Background: an optimization exercise with open tools, aiming at small area. Do not read the settings as production practice.
The RTL was checked by simulation tests, not by an equivalence proof against the original design.
Not every run is shown, and edits may drop behaviour that the tests do not exercise.
No activity file was given, so power comes from the tool's default toggle rates.

<file path="flow/design.v">
module clk_divider(
    input clk,
    input reset,
    output clk_d
);
    parameter 
		limit = 32'hbaa;  
	 reg [31:0] counter;
	 reg clk_buf;
	 assign clk_d = clk_buf;
    always @ (posedge clk) begin
      if (reset) begin
        counter = 32'h0;
        clk_buf <= 1'b0;
      end
      else begin
        counter = counter + 1;
        if(counter == (limit / 2) ) begin
            clk_buf <= !clk_buf;
            counter = 32'h0;
        end
      end
    end
endmodule
module sinewave_rom_do (
    input [4:0] address,
    output reg [3:0] data
);
    always @ (address) begin
        case (address)
            5'h0: data = 4'h8;
            5'h1: data = 4'h9;
            5'h2: data = 4'hA;
            5'h3: data = 4'hC;
            5'h4: data = 4'hD;
            5'h5: data = 4'hE;
            5'h6: data = 4'hE;
            5'h7: data = 4'hF;
            5'h8: data = 4'hF;
            5'h9: data = 4'hF;
            5'ha: data = 4'hE;
            5'hb: data = 4'hE;
            5'hc: data = 4'hD;
            5'hd: data = 4'hC;
            5'he: data = 4'hA;
            5'hf: data = 4'h9;
            5'h10: data = 4'h7;
            5'h11: data = 4'h6;
            5'h12: data = 4'h5;
            5'h13: data = 4'h3;
            5'h14: data = 4'h2;
            5'h15: data = 4'h1;
            5'h16: data = 4'h1;
            5'h17: data = 4'h0;
            5'h18: data = 4'h0;
            5'h19: data = 4'h0;
            5'h1a: data = 4'h1;
            5'h1b: data = 4'h1;
            5'h1c: data = 4'h2;
            5'h1d: data = 4'h3;
            5'h1e: data = 4'h5;
            5'h1f: data = 4'h6;
            default: data = 4'hX;
        endcase
    end
endmodule
`timescale 1ns / 1ps
module Paddle(
    input btn_left,
    input btn_right,
    input reset,
    input clk,
    input tick,
    output [9:0] pos
    );
	reg [9:0] position;
	assign pos = position;
	always @ (posedge clk) begin
		if(reset)begin
			position <= 10'd270;  
		end
		else if(tick) begin
		if(btn_left && position > 10)begin
			position <= position - 10;
		end
		else if (btn_right && position < 640 - 100 - 10)begin
			position <= position + 10;
		end
		end
	end
endmodule
`timescale 1ns / 1ps
module ball(
	input [9:0] paddle_x,
   	input reset,
   	input start,
   	input clk,
	input tick,
  	output [9:0] x_out,
   	output [9:0] y_out,
	output erase_enable,
	output [5:0] e_pos,
	output reg [2:0] play_sound1,
	output reg [1:0] active_data
   	);
	parameter
		SCREEN_W = 640,
		SCREEN_H = 480,
		BALL_SIZE = 7,
		BLOCK_SPACING_X = 10'd40,
		BLOCK_SPACING_Y = 10'd20,
		FIRST_ROW_Y = 10'd40,
		SECOND_ROW_Y = 10'd90,		
		THIRD_ROW_Y = 10'd140,
		FOURTH_ROW_Y = 10'd190,
		FIFTH_ROW_Y = 10'd240,
		BLOCK_WIDTH = 10'd80,
		BLOCK_HEIGHT = 10'd30;
	reg [9:0] ball_x;	
	reg [9:0] ball_y;
	reg signed [9:0] ball_dx;
	reg signed [9:0] ball_dy;
	reg [9:0] ball_x_q;
	reg [9:0] ball_y_q;
	reg erase_e_q;
	reg [5:0] erase_pos_q;
	reg [2:0] snd;
	reg [1:0] adata;
	assign x_out = ball_x_q;
	assign y_out = ball_y_q;
	reg erase_e;
	reg [5:0] erase_pos;
	reg [5:0] address;
	reg win;
	reg [1:0] active [24:0];
	reg [9:0] temp1;
	reg [9:0] temp2;
	reg [5:0] i;
	reg start_movement;
	assign e_pos = erase_pos_q;
	assign erase_enable = erase_e_q;
	always @ (posedge clk) begin
		ball_x = ball_x_q;
		ball_y = ball_y_q;
		erase_e = erase_e_q;
		erase_pos = erase_pos_q;
		snd = play_sound1;
		adata = active_data;
		if(reset)begin
			ball_x = 10'd270;
			ball_y = 10'd440 - BALL_SIZE;
			ball_dx = -10'd1;
			ball_dy = -10'd1;
			start_movement = 0;
			erase_e = 0;
			address = 6'd0;
			snd = 3'b000;
			for (i = 0; i < 20; i = i + 1) begin
				active[i] = 0;			
			end
		end
		else if(tick) begin
		erase_e = 0;
		if(start)
			start_movement = 1;
		if(!start_movement)begin
			ball_x = paddle_x + BALL_SIZE + 10'd40;
		end
		if(start_movement)begin
			if((ball_x) <= 0 || ball_x >= SCREEN_W - BALL_SIZE)  
			begin
				ball_dx = ball_dx * -1;
			end
			if(ball_y <= 1)  
			begin
				snd = 3'b001;
				ball_dy = ball_dy * -1;
			end
			if(ball_y > SCREEN_H - BALL_SIZE)  
			begin
				snd = 3'b100;
				ball_dy = 0;
			end	
			address = address + 10'd1;
			if(address >= 10'd10)
				address = 10'd0;
				if (address<5) begin
					temp1 = FIRST_ROW_Y;	
					temp2 = BLOCK_SPACING_X + (BLOCK_WIDTH + BLOCK_SPACING_X) *address;			
				end
				else if (address < 10) begin
					temp1 = SECOND_ROW_Y;
					temp2 = BLOCK_SPACING_X + (BLOCK_WIDTH + BLOCK_SPACING_X) *(address-5);
				end
				if(active[address] < 3) begin
					if(
						(ball_y >= temp1  && ball_y <= (temp1 + BLOCK_HEIGHT) )  && 
						(( (ball_x + BALL_SIZE) >= (temp2) && (ball_x - BALL_SIZE) <= temp2 ) 
							||	
							( (ball_x + BALL_SIZE) >= (temp2 + BLOCK_WIDTH) && (ball_x - BALL_SIZE) <= (temp2 + BLOCK_WIDTH) )
							)
					) begin
						erase_e = 1;
						erase_pos = address;
						ball_dx = ball_dx * -1;
						active[address] = active[address] + 1;
						snd = active[address];
						adata = active[address];
					end
					else if ( (ball_x >= temp2 && ball_x <= (temp2 + BLOCK_WIDTH)) && 
					(( (ball_y + BALL_SIZE) >= (temp1) && (ball_y - BALL_SIZE) <= temp1 ) || 
						( (ball_y + BALL_SIZE) >= (temp1 + BLOCK_HEIGHT) && (ball_y - BALL_SIZE) <= (temp1 + BLOCK_HEIGHT) )
					))
					begin
						erase_e = 1;
						erase_pos = address;
						ball_dy = ball_dy * -1;
						active[address] = active[address] + 1;
						snd = active[address];
						adata = active[address];
					end
				end
				if (address<5) begin
					temp1 = THIRD_ROW_Y;	
					temp2 = BLOCK_SPACING_X + (BLOCK_WIDTH + BLOCK_SPACING_X) *(address);			
				end
				else if (address < 10) begin
					temp1 = FOURTH_ROW_Y;
					temp2 = BLOCK_SPACING_X + (BLOCK_WIDTH + BLOCK_SPACING_X) *(address-5);
				end
				if(active[address + 10'd10] < 3) begin
					if(
						(ball_y >= temp1  && ball_y <= (temp1 + BLOCK_HEIGHT) )  && 
						(( (ball_x + BALL_SIZE) >= (temp2) && (ball_x - BALL_SIZE) <= temp2 ) 
							||	
							( (ball_x + BALL_SIZE) >= (temp2 + BLOCK_WIDTH) && (ball_x - BALL_SIZE) <= (temp2 + BLOCK_WIDTH) )
							)
					) begin
						erase_e = 1;
						erase_pos = address + 10'd10;
						ball_dx = ball_dx * -1;
						active[address + 10'd10] = active[address + 10'd10] + 1;
						snd = active[address + 10'd10];
						adata = active[address + 10'd10];
					end
					else if ( (ball_x >= temp2 && ball_x <= (temp2 + BLOCK_WIDTH)) && 
					(( (ball_y + BALL_SIZE) >= (temp1) && (ball_y - BALL_SIZE) <= temp1 ) || 
						( (ball_y + BALL_SIZE) >= (temp1 + BLOCK_HEIGHT) && (ball_y - BALL_SIZE) <= (temp1 + BLOCK_HEIGHT) )
					))
					begin
						erase_e = 1;
						erase_pos = address + 10'd10;
						ball_dy = ball_dy * -1;
						active[address + 10'd10] = active[address + 10'd10] + 1;
						snd = active[address + 10'd10];
						adata = active[address + 10'd10];
					end
				end
			win = 1;
			for (i = 0; i < 20; i = i + 1) begin
					if (active[i] < 3)
						win = 0;
			end
			if( ball_dy > 0 && (ball_x > paddle_x && ball_x < (paddle_x + 100)) && ( ( (ball_y + BALL_SIZE) >= 10'd439 && (ball_y - BALL_SIZE) < 10'd440) ) )  
			begin
				ball_dy = ball_dy * -1;
				snd = 3'b100;
				if ((ball_x < paddle_x + 25 || ball_x > paddle_x + 75) && (ball_dx == 1 || ball_dx == -1)) begin
					ball_dx = ball_dx * 2;
				end
				else if (ball_dx == 2) begin
					ball_dx = 1;
				end
				else if (ball_dx == -2) begin
					ball_dx = -1;
				end
			end
			if (win) begin
				ball_dx = 10'd0;
				ball_dy = 10'd0;
			end
			ball_x = ball_x + ball_dx;
			ball_y = ball_y + ball_dy;
		end
		end
		ball_x_q <= ball_x;
		ball_y_q <= ball_y;
		erase_e_q <= erase_e;
		erase_pos_q <= erase_pos;
		play_sound1 <= snd;
		active_data <= adata;
	end
endmodule
`timescale 1ns / 1ps
module VGA(
   input clk,
   output reg [5:0] RGB,
   output reg hsync,
   output reg vsync,
	output [9:0] hor_count,
	output [9:0] ver_count,
	input [2:0] rgb_in,
	input [9:0] paddle_pos,
	input [9:0] ball_x,
	input [9:0] ball_y,
	input reset,
	input active_write_enable,
	input [5:0] active_position,
	input [1:0] active_data
);
	parameter
		BALL_SIZE = 7,
		BLOCK_SPACING_X = 10'd40,
		BLOCK_WIDTH = 10'd80,
		BLOCK_HEIGHT = 10'd30,
		FIRST_ROW_Y = 10'd40,
		SECOND_ROW_Y = 10'd90,		
		THIRD_ROW_Y = 10'd140,
		FOURTH_ROW_Y = 10'd190,
		FIFTH_ROW_Y = 10'd240;
	reg [9:0] hcount;
	reg [9:0] vcount;
	assign hor_count = hcount;
	assign ver_count = vcount;
	reg [9:0] data_x [19:0];
	reg [9:0] data_y [19:0];
	reg [2:0] active [19:0];
	reg [4:0] i;
	reg [4:0] j;
	reg [5:0] block_colors [24:0];
	always @ (posedge clk) begin
		if(active_write_enable)
			active[active_position] <= active_data;
		if (reset) begin
			for (i = 0; i < 20; i = i + 1) begin
				if(i < 5) begin
					data_x[i] <= BLOCK_SPACING_X + (BLOCK_SPACING_X + BLOCK_WIDTH) * i;
					data_y[i] <= FIRST_ROW_Y;
					block_colors[i] <= 6'b001001;
					active[i] <= 0;
				end
				else if (i < 10) begin
					data_x[i] <= BLOCK_SPACING_X + ((BLOCK_SPACING_X + BLOCK_WIDTH) * (i-5));
					data_y[i] <= SECOND_ROW_Y;					
					block_colors[i] <= 6'b110101;
					active[i] <= 0;
				end
				else if (i < 15) begin
					data_x[i] <= BLOCK_SPACING_X + ((BLOCK_SPACING_X + BLOCK_WIDTH) * (i-10));
					data_y[i] <= THIRD_ROW_Y;					
					block_colors[i] <= 6'b011111;
					active[i] <= 0;
				end
				else if (i < 20) begin
					data_x[i] <= BLOCK_SPACING_X + ((BLOCK_SPACING_X + BLOCK_WIDTH) * (i-15));
					data_y[i] <= FOURTH_ROW_Y;					
					block_colors[i] <= 6'b100101;
					active[i] <= 0;
				end
				else if (i < 25) begin
					data_x[i] <= BLOCK_SPACING_X + ((BLOCK_SPACING_X + BLOCK_WIDTH) * (i-20));
					data_y[i] <= FIFTH_ROW_Y;					
					block_colors[i] <= 6'b000010;
					active[i] <= 0;
				end
			end
		end
	end
    always @ ( posedge clk)
    begin 
      if (reset) begin
        hcount = 0;
        vcount = 0;
        hsync = 1;
        vsync = 1;
        RGB = 6'b000;
      end
      else begin
      if (hcount == 799) begin
            hcount = 0;
            if (vcount == 524) begin
                vcount = 0;
				end
            else begin
                vcount = vcount + 1;
            end
			end
        else begin
            hcount = hcount + 1;
        end
        if (vcount >= 490 && vcount < 492) begin
            vsync = 0;
        end
        else begin
            vsync = 1;
        end
        if (hcount >= 656 && hcount < 752) begin
            hsync = 0;
        end
        else begin
            hsync = 1;
        end
        if (hcount < 640 && vcount < 480) begin
            RGB = 6'b000; 
        		if(vcount >= ball_y && vcount <= (ball_y + BALL_SIZE) 
        			&& hcount >= ball_x && hcount <= (ball_x + BALL_SIZE) )
        			RGB = 6'b111000; 
				if(vcount > 440 && vcount < 450 && 
					hcount > paddle_pos && hcount < paddle_pos + 100)begin 
					RGB = 6'b100001; 
				end
				else begin
				for (j = 0; j < 20; j = j + 1) begin
						if(active[j] != 2'b11 && (vcount >= data_y[j] && vcount <= (data_y[j] + BLOCK_HEIGHT)) 
							&& hcount >= data_x[j] && hcount <= (data_x[j] + BLOCK_WIDTH))
						begin
							RGB = block_colors[j] + active[j] + 6'b000001;
						end
				end
				end
        end
        else begin
            RGB = 6'b000;
        end
      end
    end
endmodule
`timescale 1ns / 1ps
module breakout(
		input clk,
		input reset_button,
		input start_button,
		input left_button,
		input right_button,
		input ball_tick,
		input paddle_tick,
		output [5:0] RGB,
		output hsync,
		output vsync,
		output [3:0] tono
    );
	wire [5:0] rgb;
	wire hs;
	wire vs;
	wire [9:0] hcount; 
	wire [9:0] vcount;
	wire [9:0] paddle_pos;
	wire [9:0] ball_x;
	wire [9:0] ball_y;
	wire erase_enable;
	wire [5:0] erase_pos;	
	Paddle pd(left_button, right_button, reset_button, clk, paddle_tick, paddle_pos);
	wire [2:0] data;
	wire [2:0] play_sound1;
	wire [1:0] active_data;
	ball bola(paddle_pos, reset_button, start_button, clk, ball_tick, ball_x, ball_y, erase_enable, erase_pos, play_sound1, active_data);
	assign data = 3'b000;
	VGA vga(clk, rgb, hs, vs, hcount, vcount, data, paddle_pos, ball_x, ball_y, reset_button, erase_enable, erase_pos, active_data);
	assign RGB = rgb;
	assign hsync = hs;
	assign vsync = vs;
	wire clk_out_do;
	wire clk_out_re;
	wire clk_out_mi;
	wire clk_out_sol;
	clk_divider #(.limit(32'hBAA)) clk_do (
			.clk(clk),
			.reset(reset_button),
			.clk_d(clk_out_do)
	);
	clk_divider #(.limit(32'hA64)) clk_re (
			.clk(clk),
			.reset(reset_button),
			.clk_d(clk_out_re)
	);
	clk_divider #(.limit(32'h941)) clk_mi (
			.clk(clk),
			.reset(reset_button),
			.clk_d(clk_out_mi)
	);
	clk_divider #(.limit(32'h7C9)) clk_sol ( 
			.clk(clk),
			.reset(reset_button),
			.clk_d(clk_out_sol)
	);
	reg [4:0] address_audio;
	reg temp;
	reg temp_prev;
	sinewave_rom_do rom_tono(address_audio, tono);
	always @(posedge clk) 
	begin
		if (reset_button)
			address_audio <= 5'd0;
		else if (temp && !temp_prev)
			address_audio <= address_audio + 1;
	end	
	always @ (posedge clk) begin
		if (reset_button) begin
			temp <= 0;
			temp_prev <= 0;
		end
		else begin
			temp_prev <= temp;
			case(play_sound1)
				3'b001: temp <= clk_out_do;
				3'b010: temp <= clk_out_re;
				3'b011: temp <= clk_out_mi;
				3'b100: temp <= clk_out_sol;
				default: temp <= 0;
			endcase
		end
	end
endmodule
</file>
<file path="flow/run.sh">
#!/bin/bash
# synth_recipe.tcl (not shown) runs the flow's synth.tcl, then flattens the netlist and writes it again
# the make line also repeats each setting of config.mk as NAME=value (left out here)
make -C /OpenROAD-flow-scripts/flow DESIGN_CONFIG=/design/flow/config.mk WORK_HOME=/design/flow/orfs CLKGATE_MAP_FILE= SYNTH_SCRIPT=/design/flow/synth_recipe.tcl finish
</file>
<file path="flow/config.mk">
export PLATFORM = sky130hd
export DESIGN_NAME = breakout
export DESIGN_NICKNAME = breakout
export VERILOG_FILES = /design/flow/design.v
export SDC_FILE = /design/flow/constraint.sdc
export NUM_CORES = 4
export LEC_CHECK = 0
export CAP_MARGIN = 20
export CORE_MARGIN = 2
export CORE_UTILIZATION = 40
export SLEW_MARGIN = 20
</file>
<file path="flow/constraint.sdc">
create_clock -name core_clock -period 40.0 [get_ports {clk}]
set_input_delay 8.0000 -clock core_clock [delete_from_list [all_inputs] [get_ports {clk}]]
set_output_delay 8.0000 -clock core_clock [all_outputs]
set_load 0.01 [all_outputs]
</file>
**Run 1: port wiring**

(1 px per um)
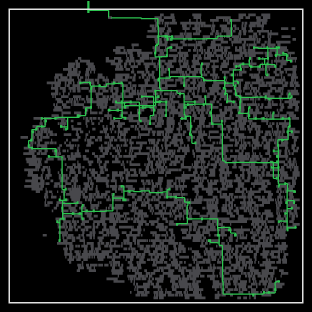
legend:
  `reset_button`:
    colour: green
    direction: input
    edge: top
    end_cells: 170
    buffers: 3
    wire: 2360 um
buffers added on ports: 18
number of ports placed on the die boundary: 19

**Run 1: track usage over the die**

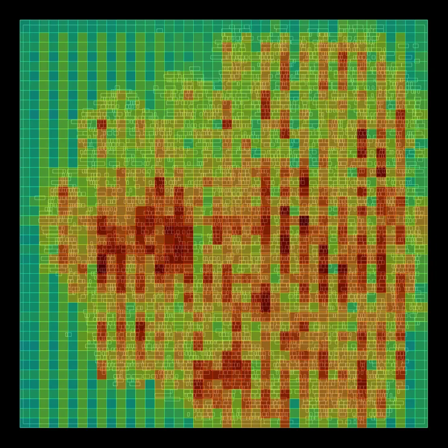
wire per inst: 19.2 um
Top Usage Layer GRT: met2

**Run 1: clock wires, drivers and flops**

(1.5 px per um)
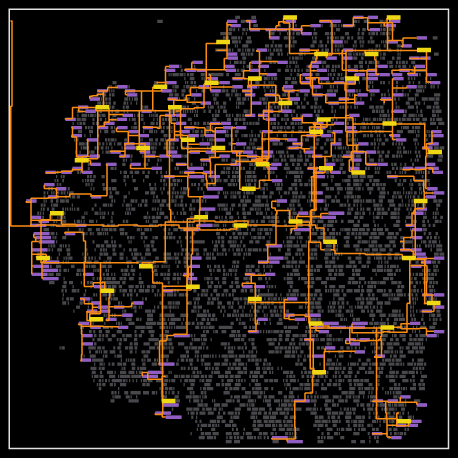
legend:
  flip-flops:
    colour: purple
    count: 348
  clock drivers:
    colour: yellow
    count: 44
  clock wires:
    colour: orange
    length: 6030 um
flops lie: spread over the die
routed clock nets: 45
clock network fraction of design power: 18.6%
clock-net power: 443 uW
clock latency on the worst-skew pair: 0.63 ns

==> report_table.html, run 1 <==
<table>
<tr><th>Metric</th><th>Value</th></tr>
<tr><th colspan="2">STA</th></tr>
<tr><td>Slew Viols, Final</td><td>0</td></tr>
<tr><td>Setup WS post-layout</td><td>19.81 ns</td></tr>
<tr><td>Setup repair after global routing missed its margin</td><td>false</td></tr>
<tr><td>Setup-violating endpoint count in the final report</td><td>0</td></tr>
<tr><td>Setup TNS</td><td>0 ns</td></tr>
<tr><td>Layout Skew</td><td>roughly 0.050 ns</td></tr>
<tr><td>Share of the clock period used by the worst path after layout</td><td>50.5%</td></tr>
<tr><td>Highest attainable clock frequency</td><td>49.5 MHz</td></tr>
<tr><th colspan="2">Logic synthesis</th></tr>
<tr><td>Top cells by area, synth</td><td>dfxtp_1 19%, ha_1 15%, nor2_1 5.8%</td></tr>
<tr><td>Avg Synthesized Cell Area</td><td>7.61 um2</td></tr>
<tr><td>Share of the synthesized netlist area taken by xor and xnor gates</td><td>8.59%</td></tr>
<tr><td>Area fraction in compound gates after synthesis</td><td>21.6%</td></tr>
<tr><td>Proportion of synthesized area in mux cells</td><td>2.15%</td></tr>
<tr><td>Simple-gate share of the synthesized area</td><td>24.8%</td></tr>
<tr><td>Most frequent cell after synthesis</td><td>nor2_1</td></tr>
<tr><td>Biggest area consumer among synthesized cells</td><td>dfxtp_1</td></tr>
<tr><td>Total of warnings raised by yosys</td><td>13</td></tr>
<tr><td>Number of synthesized flops with an enable pin</td><td>37</td></tr>
<tr><td>Share of synthesized cell area in full adder, half adder and majority cells</td><td>16.2%</td></tr>
<tr><td>Register bit total from synthesis</td><td>348</td></tr>
<tr><td>Synth Flop Type</td><td>dfxtp_1</td></tr>
<tr><td>Distinct cells, synth</td><td>106</td></tr>
<tr><th colspan="2">Worst setup path</th></tr>
<tr><td>Worst Setup End Kind</td><td>flip-flop</td></tr>
<tr><td>Worst-path cell with the longest stage delay</td><td>nor2_2</td></tr>
<tr><td>CP arrival</td><td>20.73 ns</td></tr>
<tr><td>Worst-path fanout max</td><td>27</td></tr>
<tr><td>Critical path required time</td><td>40.54 ns</td></tr>
<tr><td>Delay of the slowest cell on the worst path</td><td>0.62 ns</td></tr>
<tr><th colspan="2">Power and ir drop</th></tr>
<tr><td>Internal Dissipation</td><td>1210 uW</td></tr>
<tr><td>Sw frac</td><td>49.3%</td></tr>
<tr><td>Seq pwr share</td><td>18.2%</td></tr>
<tr><td>Power density over cell area</td><td>66.1 mW/mm2</td></tr>
<tr><td>Leakage</td><td>0.0143 uW</td></tr>
<tr><td>Part of the power in combinational logic</td><td>63.2%</td></tr>
<tr><td>Maximum ir drop on the vdd rail</td><td>0.0570 mV</td></tr>
<tr><th colspan="2">Clocking</th></tr>
<tr><td>Clock transition at path regs</td><td>0.05 ns</td></tr>
<tr><td>Post-CTS repair timing setup buffer count</td><td>0</td></tr>
<tr><td>Number of instances resized during post-cts repair</td><td>0</td></tr>
<tr><td>CTS hold repair buffers</td><td>0</td></tr>
<tr><td>Number of levels the H-tree was split into</td><td>2</td></tr>
<tr><td>TritonCTS clock tree</td><td>done</td></tr>
<tr><td>CTS Buf Count</td><td>44</td></tr>
<tr><th colspan="2">Global routing</th></tr>
<tr><td>Global-route wire length before repair</td><td>164000 um</td></tr>
<tr><td>Global route overflow</td><td>0</td></tr>
<tr><td>Number of global-route vias before repair</td><td>29800</td></tr>
<tr><th colspan="2">Die</th></tr>
<tr><td>Starting utilization of the core area</td><td>40.4%</td></tr>
<tr><td>Horizontal die dimension</td><td>292 um</td></tr>
<tr><td>Y dimension of the die</td><td>292 um</td></tr>
<tr><td>Core outline area</td><td>0.0821 mm2</td></tr>
<tr><th colspan="2">Drt</th></tr>
<tr><td>Drt drc</td><td>0</td></tr>
<tr><td>Via count</td><td>31800</td></tr>
<tr><td>Via/cell ratio</td><td>between 5 and 6</td></tr>
<tr><td>Remaining number of nets flagged by the antenna check after routing</td><td>0</td></tr>
<tr><th colspan="2">Job</th></tr>
<tr><td>Number of max-capacitance violations reported</td><td>0</td></tr>
<tr><th colspan="2">Status</th></tr>
<tr><td>Result of the run</td><td>timing/DRC/antenna clean</td></tr>
<tr><th colspan="2">Placement</th></tr>
<tr><td>Post-Place Setup Slack</td><td>between 15 and 20 ns</td></tr>
<tr><td>Global placement routability congestion</td><td>0.982</td></tr>
<tr><td>Placed Area</td><td>0.0344 mm2</td></tr>
<tr><th colspan="2">Cells and area</th></tr>
<tr><td>Net count, final</td><td>between 4000 and 5000</td></tr>
<tr><td>Ant. Diodes</td><td>0</td></tr>
<tr><td>Layout area overhead</td><td>8.53%</td></tr>
<tr><td>Area of all placed cells without fillers</td><td>approximately 0.036 mm2</td></tr>
<tr><th colspan="2">Worst hold path</th></tr>
<tr><td>Path category of the worst min-delay check</td><td>reg2reg</td></tr>
</table>
run 1: cells by family (layout without fill, tap and decap cells):
logic type,Yosys count,in the layout
adder cells (fa/ha/maj),422,422
AND/OR/NAND/NOR,1729,1729
multiplexers,69,69
flip-flops,348,348
XOR/XNOR,321,321
AO/OA/AOI/OAI,1086,1086
buffers and inverters,380,344
other,2,4
run 1: worst register-to-register path, delay by kind of cell, from the launching register on:
kind / cells / cell delay (ns)
and+or+nand+nor: 18 / 4.06
xor gates and xnor gates: 1 / 0.49
muxes: 3 / 1.05
DFF: 1 / 0.57
buffers and inverters: 7 / 1.67
AOI/OAI and AO/OA: 27 / 6.29
adders and majority gates: 8 / 3.14
run 1: placed cells by master (no fill, tap or decap), drive strengths merged, types with 15 or more instances in the layout:
cell type / count
nor2b: 62
clkbuf: 59
o21a: 70
a211oi: 53
a21o: 54
clkdlybuf4s50: 17
nand3b: 16
xor2: 119
or3: 33
dfxtp: 311
clkinv: 23
o2111ai: 15
o22ai: 30
nor2: 510
o211ai: 62
nor3: 114
edfxtp: 37
mux2i: 54
buf: 52
mux2: 15
and3: 62
xnor2: 200
a31oi: 38
nand2b: 49
nand2: 438
inv: 187
o31ai: 28
a2111oi: 19
and4: 16
ha: 408
nor4: 43
nand4: 73
and2: 24
nand3: 222
a21oi: 334
o21ai: 186
o21bai: 19
run 1: through the flow:
step           total power (uW)  hold slack, ns  utilization [%]  instances
6_report                   2380           0.451             43.8       5393
5_1_grt                    2560           0.460             43.8       5393
4_1_cts                    2360           0.452             43.8       5393
3_5_place_dp               1910           0.443             41.8       5312
3_3_place_gp               1900           0.430             41.8       5312
2_1_floorplan              1520           0.417                -       4359
run 1: power by group through the flow:
stage               sequential (uW)  combinational (uW)  clock (uW)
floorplan                       410                1110           0
global placement                439                1460           0
detailed placement              439                1470           0
CTS                             432                1480         454
global route                    436                1660         467
finish                          434                1500         443
run 1: per-layer routing:
| metal | wire, um | vias to the layer above | GRT usage [%] |
|---|---|---|---|
| li1 | - | 15600 | - |
| met1 | 48000 | 15000 | 32.1 |
| met2 | 45200 | 944 | 37.7 |
| met3 | 6150 | 242 | 3.25 |
| met4 | 3970 | 0 | 9.24 |
| met5 | 0 | - | 0 |
run 1: worst paths after layout:
check / startpoint / to / slack [ns] / cells past startpoint
setup / recovery: start_button / bola.ball_x_q[9]$_SDFFE_PP0P_ / 19.81 / 48
hold / removal: clk_sol.counter[0]$_SDFF_PP0_ / clk_sol.counter[0]$_SDFF_PP0_ / 0.45 / 1
setup reg to reg: bola.address[0]$_SDFFE_PP0P_ / bola.ball_x_q[9]$_SDFFE_PP0P_ / 22.67 / 64
hold reg to reg: clk_sol.counter[0]$_SDFF_PP0_ / clk_sol.counter[0]$_SDFF_PP0_ / 0.45 / 1
run 1: final cells by class:
| cell class | count | area, um2 |
|---|---|---|
| Clock buffer | 59 | 1290 |
| Clock inverter | 22 | 323 |
| Fill cell | 8333 | 46100 |
| Inverter | 194 | 728 |
| Multi-Input combinational cell | 3631 | 24400 |
| Sequential cell | 348 | 7340 |
| Tap cell | 1070 | 1340 |
| Timing Repair Buffer | 69 | 564 |
run 1: registers in the layout, summed over array words and instances (netlist names), 32 cells and up:
| signal | cells |
|---|---|
| bola.active | 50 |
| vga.active | 40 |
| clk_do.counter | 32 |
| clk_mi.counter | 32 |
| clk_re.counter | 32 |
| clk_sol.counter | 32 |
--- run 2 (changed files replaced; the others as in run 1) ---
==> flow/design.v <==
module clk_divider #(
    parameter W = 11,
    parameter TA = 11,
    parameter TB = 9,
    parameter [W-1:0] TERM = 0
) (
    input clk,
    input reset,
    output reg clk_d
);
    reg [W-1:0] s;
    wire wrap = (s == TERM);
    always @(posedge clk) begin
        if (reset || wrap)
            s <= {W{1'b0}};
        else
            s <= {s[W-2:0], ~(s[TA-1] ^ s[TB-1])};
        if (reset)
            clk_d <= 1'b0;
        else if (wrap)
            clk_d <= ~clk_d;
    end
endmodule
module sinewave_rom_do (
    input [4:0] address,
    output reg [3:0] data
);
    always @(*) begin
        case (address)
            5'h00: data = 4'h8;
            5'h01: data = 4'h9;
            5'h02: data = 4'hA;
            5'h03: data = 4'hC;
            5'h04: data = 4'hD;
            5'h05: data = 4'hE;
            5'h06: data = 4'hE;
            5'h07: data = 4'hF;
            5'h08: data = 4'hF;
            5'h09: data = 4'hF;
            5'h0a: data = 4'hE;
            5'h0b: data = 4'hE;
            5'h0c: data = 4'hD;
            5'h0d: data = 4'hC;
            5'h0e: data = 4'hA;
            5'h0f: data = 4'h9;
            5'h10: data = 4'h7;
            5'h11: data = 4'h6;
            5'h12: data = 4'h5;
            5'h13: data = 4'h3;
            5'h14: data = 4'h2;
            5'h15: data = 4'h1;
            5'h16: data = 4'h1;
            5'h17: data = 4'h0;
            5'h18: data = 4'h0;
            5'h19: data = 4'h0;
            5'h1a: data = 4'h1;
            5'h1b: data = 4'h1;
            5'h1c: data = 4'h2;
            5'h1d: data = 4'h3;
            5'h1e: data = 4'h5;
            default: data = 4'h6;
        endcase
    end
endmodule
module Paddle(
    input clk,
    input reset,
    input tick,
    input btn_left,
    input btn_right,
    output [9:0] pos
);
    reg [8:0] half_pos;
    assign pos = {half_pos, 1'b0};
    always @(posedge clk) begin
        if (reset)
            half_pos <= 9'd135;
        else if (tick) begin
            if (btn_left && half_pos > 9'd5)
                half_pos <= half_pos - 9'd5;
            else if (btn_right && half_pos < 9'd265)
                half_pos <= half_pos + 9'd5;
        end
    end
endmodule
module ball(
    input clk,
    input reset,
    input start,
    input tick,
    input [9:0] paddle_x,
    output reg [9:0] x,
    output reg [8:0] y,
    output reg [39:0] act,
    output reg [2:0] col,
    output reg half,
    output reg pend,
    output reg [2:0] snd
);
    function automatic ge(input [10:0] a, input [10:0] k);
        integer i;
        reg r;
        begin
            r = 1'b1;
            for (i = 0; i < 11; i = i + 1)
                r = k[i] ? (a[i] & r) : (a[i] | r);
            ge = r;
        end
    endfunction
    reg xs, xf, ys, started;
    wire go = tick && (started || start);
    wire won = &act;
    wire bottom = ge(y, 474);
    wire top = (y[8:1] == 8'd0);
    wire xwall = (x == 10'd0) || ge(x, 633);
    wire rowhi = ge(y, 130);
    wire [1:0] row = {rowhi, half};
    reg [9:0] t1;
    reg [9:0] t2;
    always @(*) begin
        case (row)
            2'd0: t1 = 10'd33;
            2'd1: t1 = 10'd83;
            2'd2: t1 = 10'd133;
            default: t1 = 10'd183;
        endcase
        case (col)
            3'd0: t2 = 10'd33;
            3'd1: t2 = 10'd153;
            3'd2: t2 = 10'd273;
            3'd3: t2 = 10'd393;
            default: t2 = 10'd513;
        endcase
    end
    wire [10:0] dyr = {2'b0, y} - {1'b0, t1};
    wire [10:0] dxr = {1'b0, x} - {1'b0, t2};
    wire ya = ge(dyr, 7) && !ge(dyr, 38);
    wire yb = !ge(dyr, 15) || (ge(dyr, 30) && !ge(dyr, 45));
    wire xa = !ge(dxr, 15) || (ge(dxr, 80) && !ge(dxr, 95));
    wire xb = ge(dxr, 7) && !ge(dxr, 88);
    reg [19:0] sel;
    integer b;
    always @(*)
        for (b = 0; b < 20; b = b + 1)
            sel[b] = (col == b % 5) && (row == b / 5);
    reg [1:0] v;
    always @(*) begin
        v = 2'd0;
        for (b = 0; b < 20; b = b + 1)
            v = v | ({2{sel[b]}} & act[2 * b +: 2]);
    end
    wire alive = (v != 2'd3);
    wire hit_a = alive && ya && xa;
    wire hit_b = alive && !hit_a && yb && xb;
    wire hit = hit_a || hit_b;
    wire [1:0] v_n = {v[1] ^ v[0], ~v[0]};
    reg win;
    always @(*) begin
        win = 1'b1;
        for (b = 0; b < 20; b = b + 1)
            win = win & ((hit && sel[b]) ? (v_n == 2'd3) : (act[2 * b +: 2] == 2'd3));
    end
    wire xs1 = xs ^ xwall ^ hit_a;
    wire ys1 = ys ^ top ^ hit_b;
    wire [10:0] dxp = {1'b0, x} + {1'b1, ~paddle_x};
    wire pad = !won && !bottom && !ys1 && !ge(dxp, 99) &&
               ge(y, 432) && !ge(y, 447);
    wire outer = !ge(dxp, 24) || ge(dxp, 75);
    wire ys2 = ys1 | pad;
    wire xf1 = pad ? (!xf && outer) : xf;
    wire [9:0] x_step = xs1 ? (xf1 ? 10'h3fe : 10'h3ff) : (xf1 ? 10'd2 : 10'd1);
    always @(posedge clk) begin
        if (reset) begin
            x <= 10'd270;
            y <= 9'd433;
            xs <= 1'b1;
            xf <= 1'b0;
            ys <= 1'b1;
            started <= 1'b0;
            col <= 3'd1;
            half <= 1'b0;
            pend <= 1'b0;
            snd <= 3'd0;
        end else begin
            pend <= go && hit;
            if (tick && start)
                started <= 1'b1;
            if (tick && !started && !start)
                x <= paddle_x + 10'd47;
            if (go) begin
                if (col == 3'd4) begin
                    col <= 3'd0;
                    half <= ~half;
                end else begin
                    col <= col + 3'd1;
                end
                xs <= xs1;
                ys <= ys2;
                xf <= xf1;
                if (pad || bottom)
                    snd <= 3'd4;
                else if (hit)
                    snd <= {1'b0, v_n};
                else if (top)
                    snd <= 3'd1;
                if (!win) begin
                    x <= x + x_step;
                    if (!bottom)
                        y <= ys2 ? y - 9'd1 : y + 9'd1;
                end
            end
        end
    end
    genvar g;
    generate
        for (g = 0; g < 20; g = g + 1) begin : blocks
            always @(posedge clk) begin
                if (reset)
                    act[2 * g +: 2] <= 2'd0;
                else if (go && hit && sel[g])
                    act[2 * g +: 2] <= act[2 * g +: 2] + 2'd1;
            end
        end
    endgenerate
endmodule
module VGA(
    input clk,
    input reset,
    input [9:0] paddle_x,
    input [9:0] ball_x,
    input [8:0] ball_y,
    input [39:0] act,
    input pend,
    input [2:0] pend_col,
    input [1:0] pend_row,
    output reg [5:0] RGB,
    output hsync,
    output vsync
);
    function automatic ge(input [10:0] a, input [10:0] k);
        integer i;
        reg r;
        begin
            r = 1'b1;
            for (i = 0; i < 11; i = i + 1)
                r = k[i] ? (a[i] & r) : (a[i] | r);
            ge = r;
        end
    endfunction
    reg [9:0] h, v;
    wire h_end = (h == 10'd799);
    wire h_zero = (h == 10'd0);
    assign hsync = !(ge(h, 657) && !ge(h, 753));
    assign vsync = !(h_zero ? (ge(v, 491) && !ge(v, 493))
                            : (ge(v, 490) && !ge(v, 492)));
    reg [4:0] hc;
    reg [3:0] vr;
    reg [1:0] aval, dv;
    reg [5:0] color;
    integer c, r;
    always @(*) begin
        for (c = 0; c < 5; c = c + 1)
            hc[c] = ge(h, 40 + 120 * c) && !ge(h, 121 + 120 * c);
        for (r = 0; r < 4; r = r + 1)
            vr[r] = ge(v, 40 + 50 * r) && !ge(v, 71 + 50 * r);
        aval = 2'd0;
        for (r = 0; r < 4; r = r + 1)
            for (c = 0; c < 5; c = c + 1)
                aval = aval | ({2{vr[r] && hc[c]}} & act[2 * (5 * r + c) +: 2]);
        dv = aval - {1'b0, pend && hc[pend_col] && vr[pend_row]};
        case ({vr[3] | vr[2], vr[3] | vr[1], dv})
            4'b0000: color = 6'd10;
            4'b0001: color = 6'd11;
            4'b0010: color = 6'd12;
            4'b0100: color = 6'd54;
            4'b0101: color = 6'd55;
            4'b0110: color = 6'd56;
            4'b1000: color = 6'd32;
            4'b1001: color = 6'd33;
            4'b1010: color = 6'd34;
            4'b1100: color = 6'd38;
            4'b1101: color = 6'd39;
            4'b1110: color = 6'd40;
            default: color = 6'bxxxxxx;
        endcase
    end
    wire blk_on = (|hc) && (|vr) && dv != 2'd3;
    wire [10:0] dhp = {1'b0, h} + {1'b1, ~paddle_x};
    wire paddle_on = ge(v, 441) && !ge(v, 450) && !ge(dhp, 99);
    wire [10:0] dhb = {1'b0, h} - {1'b0, ball_x};
    wire [10:0] dvb = {1'b0, v} - {2'b0, ball_y};
    wire ball_on = !ge(dhb, 8) && !ge(dvb, 8) && !ge(h, 640) && !ge(v, 480);
    always @(posedge clk) begin
        if (reset) begin
            h <= 10'd1;
            v <= 10'd0;
            RGB <= 6'd0;
        end else begin
            h <= h_end ? 10'd0 : h + 10'd1;
            if (h_end)
                v <= (v == 10'd524) ? 10'd0 : v + 10'd1;
            if (paddle_on)
                RGB <= 6'b100001;
            else if (blk_on)
                RGB <= color;
            else if (ball_on)
                RGB <= 6'b111000;
            else
                RGB <= 6'b000000;
        end
    end
endmodule
`timescale 1ns / 1ps
module breakout(
    input clk,
    input reset_button,
    input start_button,
    input left_button,
    input right_button,
    input ball_tick,
    input paddle_tick,
    output [5:0] RGB,
    output hsync,
    output vsync,
    output [3:0] tono
);
    wire [9:0] paddle_pos;
    wire [9:0] ball_x;
    wire [8:0] ball_y;
    wire [39:0] act;
    wire [2:0] col;
    wire half;
    wire pend;
    wire [2:0] snd;
    Paddle pd(
        .clk(clk), .reset(reset_button), .tick(paddle_tick),
        .btn_left(left_button), .btn_right(right_button), .pos(paddle_pos));
    ball bola(
        .clk(clk), .reset(reset_button), .start(start_button), .tick(ball_tick),
        .paddle_x(paddle_pos), .x(ball_x), .y(ball_y), .act(act),
        .col(col), .half(half), .pend(pend), .snd(snd));
    wire pend_hi = (ball_y >= 9'd130);
    wire [2:0] pend_col = (col == 3'd0) ? 3'd4 : col - 3'd1;
    wire pend_half = (col == 3'd0) ? ~half : half;
    VGA vga(
        .clk(clk), .reset(reset_button), .paddle_x(paddle_pos),
        .ball_x(ball_x), .ball_y(ball_y), .act(act),
        .pend(pend), .pend_col(pend_col), .pend_row({pend_hi, pend_half}),
        .RGB(RGB), .hsync(hsync), .vsync(vsync));
    wire clk_out_do, clk_out_re, clk_out_mi, clk_out_sol;
    clk_divider #(.W(11), .TA(11), .TB(9), .TERM(11'h480)) clk_do (
        .clk(clk), .reset(reset_button), .clk_d(clk_out_do));
    clk_divider #(.W(11), .TA(11), .TB(9), .TERM(11'h212)) clk_re (
        .clk(clk), .reset(reset_button), .clk_d(clk_out_re));
    clk_divider #(.W(11), .TA(11), .TB(9), .TERM(11'h046)) clk_mi (
        .clk(clk), .reset(reset_button), .clk_d(clk_out_mi));
    clk_divider #(.W(10), .TA(10), .TB(7), .TERM(10'h22b)) clk_sol (
        .clk(clk), .reset(reset_button), .clk_d(clk_out_sol));
    reg [4:0] address_audio;
    reg temp;
    reg temp_prev;
    sinewave_rom_do rom_tono(address_audio, tono);
    always @(posedge clk) begin
        if (reset_button)
            address_audio <= 5'd0;
        else if (temp && !temp_prev)
            address_audio <= address_audio + 5'd1;
    end
    always @(posedge clk)
        temp_prev <= temp;
    always @(posedge clk) begin
        if (reset_button)
            temp <= 1'b0;
        else
            case (snd)
                3'd1: temp <= clk_out_do;
                3'd2: temp <= clk_out_re;
                3'd3: temp <= clk_out_mi;
                3'd4: temp <= clk_out_sol;
                default: temp <= 1'b0;
            endcase
    end
endmodule
**Run 2: cell sizes after repair**

(2 px per um)
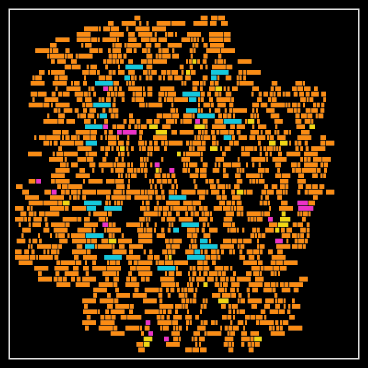
legend:
  _6 and larger:
    colour: cyan
    cells: 29
    share: 2.1%
    most_used: clkbuf_16
  _0 and _1 cells:
    colour: orange
    cells: 1336
    share: 95%
  _2 cells:
    colour: yellow
    cells: 27
    share: 1.9%
    most_used: or2_2
  _3 and _4 cells:
    colour: magenta
    cells: 17
    share: 1.2%
    most_used: buf_4

**Run 2: clock wires, drivers and flops**

(3 px per um)
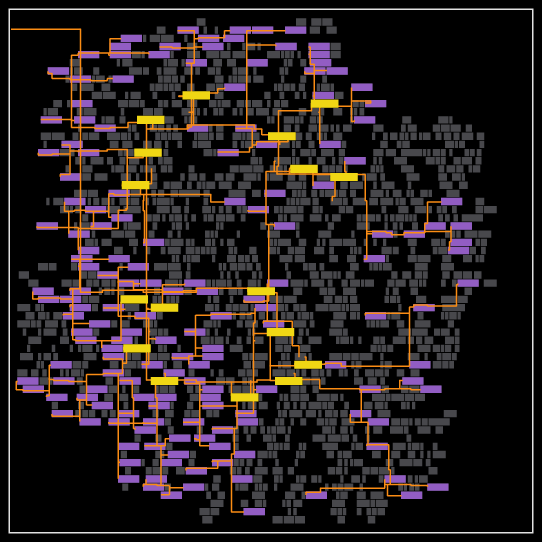
legend:
  flip-flops:
    colour: purple
    count: 164
  clock wires:
    colour: orange
    length: 2360 um
  clock drivers:
    colour: yellow
    count: 17
routed clock nets: 18

==> run 2 against run 1 <==
Effect of this change: global-route usage shrank 2.8 points; highest routed layer unchanged; largest cell class unchanged; setup slack gained 9.6 ns; worst hold slack got worse by 0.098 ns; synthesized cell count shrank 67%; largest power group unchanged; register-to-register slack better by 9.2 ns; sequential power decreased by 57%.
==> report_table.html, run 2 <==
<table>
<tr><th>Metric</th><th>Value</th></tr>
<tr><th colspan="2">Logic synthesis</th></tr>
<tr><td>Avg Synthesized Cell Area</td><td>8.16 um2 (+7.2%)</td></tr>
<tr><td>Cells after Synth</td><td>roughly 1400</td></tr>
<tr><td>Total of warnings raised by yosys</td><td>9 (-4)</td></tr>
<tr><td>Top cells by area, synth</td><td>dfxtp_1 28%, ha_1 13%, nor2_1 5.3%</td></tr>
<tr><td>Share of the synthesized area in the top cell type</td><td>~28%</td></tr>
<tr><td>Number of synthesized flops with an enable pin</td><td>0 (-100%)</td></tr>
<tr><td>Post-synthesis sequential area ratio</td><td>28.4%</td></tr>
<tr><td>Distinct cells, synth</td><td>85 (-20%)</td></tr>
<tr><td>Synth async-reset ratio</td><td>0%</td></tr>
<tr><td>Biggest area consumer among synthesized cells</td><td>dfxtp_1</td></tr>
<tr><td>Leading post-synthesis cells by instance count</td><td>164 x dfxtp_1, 164 x nor2_1, 117 x ha_1</td></tr>
<tr><td>Register bit total from synthesis</td><td>164 (-53%)</td></tr>
<tr><td>Synth Flop Type</td><td>dfxtp_1</td></tr>
<tr><th colspan="2">Worst setup path</th></tr>
<tr><td>Worst-path fanout max</td><td>7 (-74%)</td></tr>
<tr><td>Buffering stage count on the worst path with inverters included</td><td>2</td></tr>
<tr><td>CP arrival</td><td>2.61 ns (-18.12 ns)</td></tr>
<tr><td>Worst-path cell with the longest stage delay</td><td>clkdlybuf4s50_1</td></tr>
<tr><td>CP delay by family, top</td><td>simple AND/OR/NAND/NOR gates</td></tr>
<tr><td>Worst R2R End</td><td>bola.y[8]$_SDFFE_PP1P_</td></tr>
<tr><td>Delay of the slowest cell on the worst path</td><td>0.50 ns (-0.12 ns)</td></tr>
<tr><td>Reg2Reg Setup Slack</td><td>31.83 ns (+9.16 ns)</td></tr>
<tr><td>Worst Reg-to-Reg Cells</td><td>28 (-56%)</td></tr>
<tr><td>Type of element launching the critical path</td><td>flip-flop</td></tr>
<tr><td>Startpoint-to-endpoint class of the critical path</td><td>reg2out</td></tr>
<tr><td>Cell-by-cell trace of the critical path</td><td>inv_1 &gt; ha_1 &gt; nor2b_1 &gt; nand4_1 &gt; nor2_1 &gt; a21oi_1 &gt; o21ai_0 &gt; nand2_1 &gt; clkdlybuf4s50_1</td></tr>
<tr><td>Worst Setup End Kind</td><td>primary output</td></tr>
<tr><td>Critical path required time</td><td>32.00 ns (-8.54 ns)</td></tr>
<tr><td>Critical R2R Launch</td><td>bola.y[3]$_SDFFE_PP0P_</td></tr>
<tr><th colspan="2">Power and ir drop</th></tr>
<tr><td>Leakage</td><td>0.00518 uW (-64%)</td></tr>
<tr><td>Sw frac</td><td>38.5% (-11 points)</td></tr>
<tr><td>Clock network fraction of design power</td><td>28.8% (+10 points)</td></tr>
<tr><td>Psw</td><td>222 uW</td></tr>
<tr><td>Power density over cell area</td><td>45.8 mW/mm2 (-31%)</td></tr>
<tr><td>Part of the power in combinational logic</td><td>39.0% (-24 points)</td></tr>
<tr><td>Maximum ir drop on the vdd rail</td><td>0.0258 mV (-55%)</td></tr>
<tr><td>Seq pwr share</td><td>32.3% (+14 points)</td></tr>
<tr><td>Internal Dissipation</td><td>354 uW (-71%)</td></tr>
<tr><th colspan="2">Die</th></tr>
<tr><td>Horizontal die dimension</td><td>174 um (-40%)</td></tr>
<tr><td>Y dimension of the die</td><td>174 um (-40%)</td></tr>
<tr><td>Number of ports placed on the die boundary</td><td>19 (unchanged)</td></tr>
<tr><td>Core outline area</td><td>0.0285 mm2 (-65%)</td></tr>
<tr><td>Starting utilization of the core area</td><td>40.5% (+0.12 points)</td></tr>
<tr><td>Die area</td><td>0.0303 mm2</td></tr>
<tr><th colspan="2">Cells and area</th></tr>
<tr><td>Net count, final</td><td>1523 (-68%)</td></tr>
<tr><td>Fraction of layout cells with a size suffix above 1</td><td>5.18%</td></tr>
<tr><td>Number of flip-flops in the largest register</td><td>40 (-20%)</td></tr>
<tr><td>Layout area overhead</td><td>9.04%</td></tr>
<tr><td>Ant. Diodes</td><td>0 (unchanged)</td></tr>
<tr><td>Count of fill cells added during filler insertion</td><td>2892 (-65%)</td></tr>
<tr><td>Final Non-Filler Cells</td><td>1793 (-67%)</td></tr>
<tr><td>Largest register by flop count</td><td>bola.act</td></tr>
<tr><td>Sequential cell area in the final layout</td><td>0.00328 mm2 (-55%)</td></tr>
<tr><td>Multi-input gate area</td><td>0.00772 mm2 (-68%)</td></tr>
<tr><td>Leading cell types in the layout, fill and taps excluded</td><td>164 x nor2_1, 164 x dfxtp_1, 117 x ha_1</td></tr>
<tr><th colspan="2">Placement</th></tr>
<tr><td>Post-Place Setup Slack</td><td>29.55 ns (+10.56 ns)</td></tr>
<tr><td>Placed cell count</td><td>1760 (-67%)</td></tr>
<tr><td>Half-perimeter wire length of the detailed placement result</td><td>22500 um</td></tr>
<tr><td>Global placement routability congestion</td><td>0.905 (-7.8%)</td></tr>
<tr><td>Buffers added on ports</td><td>18 (unchanged)</td></tr>
<tr><th colspan="2">Clocking</th></tr>
<tr><td>Buffer cell driving the clock tree root</td><td>clkbuf_16</td></tr>
<tr><td>Clock sink count</td><td>164</td></tr>
<tr><td>Number of instances resized during post-cts repair</td><td>0 (unchanged)</td></tr>
<tr><td>Clock transition at path regs</td><td>0.07 ns (+0.02 ns)</td></tr>
<tr><td>TritonCTS clock tree</td><td>done</td></tr>
<tr><td>CTS Buffer Depth</td><td>2</td></tr>
<tr><td>Clock latency on the worst-skew pair</td><td>0.44 ns (-0.19 ns)</td></tr>
<tr><td>Number of levels the H-tree was split into</td><td>4 (+2)</td></tr>
<tr><td>CTS Buf Count</td><td>17 (-61%)</td></tr>
<tr><td>Post-CTS repair timing setup buffer count</td><td>0 (unchanged)</td></tr>
<tr><td>CTS hold repair buffers</td><td>0 (unchanged)</td></tr>
<tr><th colspan="2">Worst hold path</th></tr>
<tr><td>Worst min-delay path endpoint</td><td>temp_prev$_DFF_P_</td></tr>
<tr><td>Path category of the worst min-delay check</td><td>reg2reg</td></tr>
<tr><td>Hold path startpoint</td><td>temp$_SDFF_PP0_</td></tr>
<tr><td>Hold path depth</td><td>0 (-1)</td></tr>
<tr><th colspan="2">STA</th></tr>
<tr><td>Setup WS post-layout</td><td>29.39 ns (+9.58 ns)</td></tr>
<tr><td>Setup repair after global routing missed its margin</td><td>false</td></tr>
<tr><td>Worst slew margin relative to its limit</td><td>24.7%</td></tr>
<tr><td>Slew Viols, Final</td><td>0 (unchanged)</td></tr>
<tr><td>Share of the clock period used by the worst path after layout</td><td>26.5% (-24 points)</td></tr>
<tr><td>Highest attainable clock frequency</td><td>94.3 MHz (+90%)</td></tr>
<tr><td>Setup-violating endpoint count in the final report</td><td>0 (unchanged)</td></tr>
<tr><td>Number of hold-slack violations in the final timing report</td><td>0</td></tr>
<tr><td>Setup TNS</td><td>0 ns (unchanged)</td></tr>
<tr><td>Layout Skew</td><td>0.0140 ns (-0.0358 ns)</td></tr>
<tr><th colspan="2">Status</th></tr>
<tr><td>Result of the run</td><td>timing/DRC/antenna clean</td></tr>
<tr><th colspan="2">Drt</th></tr>
<tr><td>DRT iter0 DRCs</td><td>approximately 1100</td></tr>
<tr><td>Via/cell ratio</td><td>5.77 (-2.1%)</td></tr>
<tr><td>Remaining number of nets flagged by the antenna check after routing</td><td>0 (unchanged)</td></tr>
<tr><td>Drt drc</td><td>0 (unchanged)</td></tr>
<tr><th colspan="2">Global routing</th></tr>
<tr><td>Largest net degree at the start of global routing</td><td>76</td></tr>
<tr><td>Global route overflow</td><td>0 (unchanged)</td></tr>
<tr><td>Number of global-route vias before repair</td><td>9950 (-67%)</td></tr>
<tr><td>Number of antenna violations at the first check in global routing</td><td>0</td></tr>
<tr><td>Global-route wire length before repair</td><td>51600 um (-68%)</td></tr>
<tr><th colspan="2">Job</th></tr>
<tr><td>Number of max-capacitance violations reported</td><td>0 (unchanged)</td></tr>
</table>
**Run 2: track usage over the die**

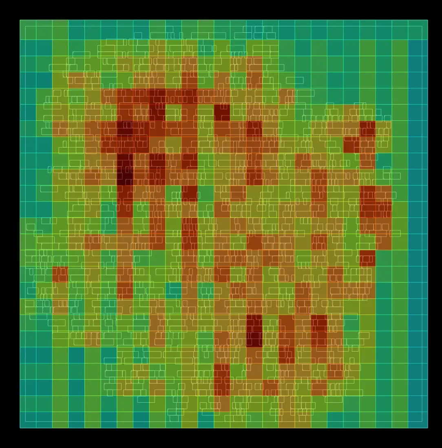
wire per inst: 17.4 um
global-route track usage on met2: 34.6%

**Run 2: wiring by layer**

(3 px per um) Only two layers are drawn.
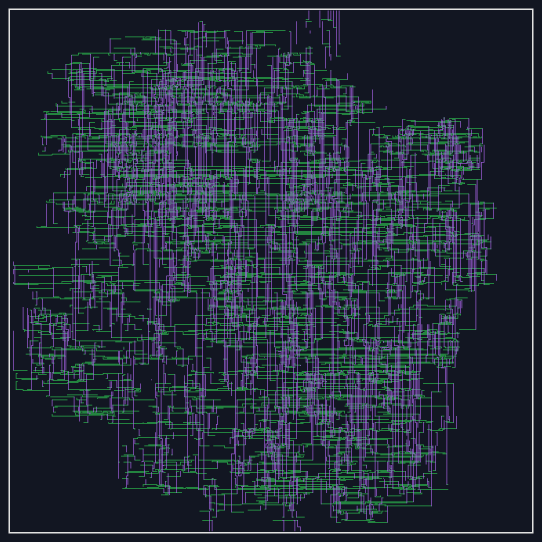
legend:
  metal 1:
    colour: green
    wire_length: 14600 um
  metal 2:
    colour: purple
    wire_length: 14300 um
wirelength, routed: 31200 um
via count: 10400
Total GRT Usage: 20.8%

## run 2: changes by cell type after synthesis, sizes merged, moves of 54 or more
| cell | delta |
|---|---|
| a21oi | -245 |
| clkbuf | -103 |
| dfxtp | -147 |
| ha | -291 |
| inv | -114 |
| nand2 | -346 |
| nand3 | -179 |
| nor2 | -345 |
| nor3 | -85 |
| o211ai | -54 |
| o21a | -66 |
| o21ai | -122 |
| xnor2 | -137 |
| xor2 | -85 |
## run 2: cell type report
| class | count | area share [%] |
|---|---|---|
| Clock buffer | 19 | 3.59 |
| Clock inverter | 13 | 1.06 |
| Inverter | 73 | 2.17 |
| Multi-Input combinational cell | 1111 | 61.3 |
| Sequential cell | 164 | 26.0 |
| Tap cell | 384 | 3.81 |
| Timing Repair Buffer | 29 | 2.04 |
## run 2: through the flow
| step | instance area (um2) | hold WS [ns] | total power [uW] | utilization, % |
|---|---|---|---|---|
| after floorplan | 11600 | 0.324 | 367 | - |
| after global placement | 12000 | 0.331 | 409 | 42.1 |
| after detailed placement | 12000 | 0.340 | 411 | 42.1 |
| after CTS | 12600 | 0.354 | 578 | 44.1 |
| after global routing | 12600 | 0.366 | 614 | 44.2 |
| final | 12600 | 0.353 | 577 | 44.2 |
## run 2: power groups by stage
stage | Combinational (uW) | Clock, uW | Sequential [uW]
floorplan | 185 | 0 | 182
global placement | 219 | 0 | 190
detailed placement | 222 | 0 | 190
CTS | 223 | 169 | 186
global route | 252 | 175 | 188
finish | 225 | 166 | 186
## run 2: routing by layer
layer | GRT usage (%) | part of all wire [%] | wire length (um)
met5 | 0 | 0 | 0
met4 | 7.00 | 2.3 | 705
met3 | 2.93 | 5.4 | 1670
met2 | 34.6 | 46 | 14300
met1 | 27.7 | 47 | 14600
## run 2: logic make-up (layout without fill, tap and decap cells)
kind of cell             after synthesis  count (layout)  share of synthesized area, %
multiplexers                          42              42                          3.71
buffers and inverters                142             134                          4.92
AND/OR/NAND/NOR                      517             517                          22.5
flip-flops                           164             164                          28.4
adder cells (fa/ha/maj)              120             120                          13.2
XOR/XNOR                              97              97                          7.35
AO/OA/AOI/OAI                        335             335                          19.9
## run 2: worst max path at each step
stage	startpoint	end	slack (ns)	cells past startpoint
2_1_floorplan	reset_button	tono[0]$_DFF_P_	30.30	9
3_3_place_gp	start_button	bola.act[35]$_SDFFE_PP0P_	29.62	8
3_5_place_dp	start_button	bola.act[15]$_SDFFE_PP0P_	29.55	8
4_1_cts	vga.h[0]$_SDFF_PP1_	vsync	29.40	9
5_1_grt	vga.h[0]$_SDFF_PP1_	vsync	29.21	9
6_report	vga.h[0]$_SDFF_PP1_	vsync	29.39	9

-- separate check: timing with driven ports --
The results above use ideal ports. As a check the final layouts listed here were re-extracted and re-timed, cells and wires unchanged.
Step 1 sets driving cells, clkbuf_16 on the clock port and buf_2 on the other inputs (assumed; they add their load-dependent delay and slew).
Step 2 moves the port delays by t, midway between the first and last clock arrival at a register: inputs arrive t later, outputs are due t later. That takes back most of the time a late clock gives input paths.
Three values: ideal ports, drivers, drivers and shift; two values: the first two.
run	t (ns)	setup slack, ns	hold WS [ns]	latest minus earliest clock arrival (ns)	worst slew at a driven data input, ns
run 1	0.670	19.814 / 19.854 / 19.184	0.451 / 0.451 / 0.451	0.050 / 0.050	0.07
run 2	0.481	29.393 / 29.342 / 29.464	0.353 / 0.353 / 0.353	0.014 / 0.014	0.03
After both steps setup and hold are still met in every run listed. For run 1, which loses most, drivers alone change the setup slack by +0.040 ns; drivers and shift together by -0.630 ns.
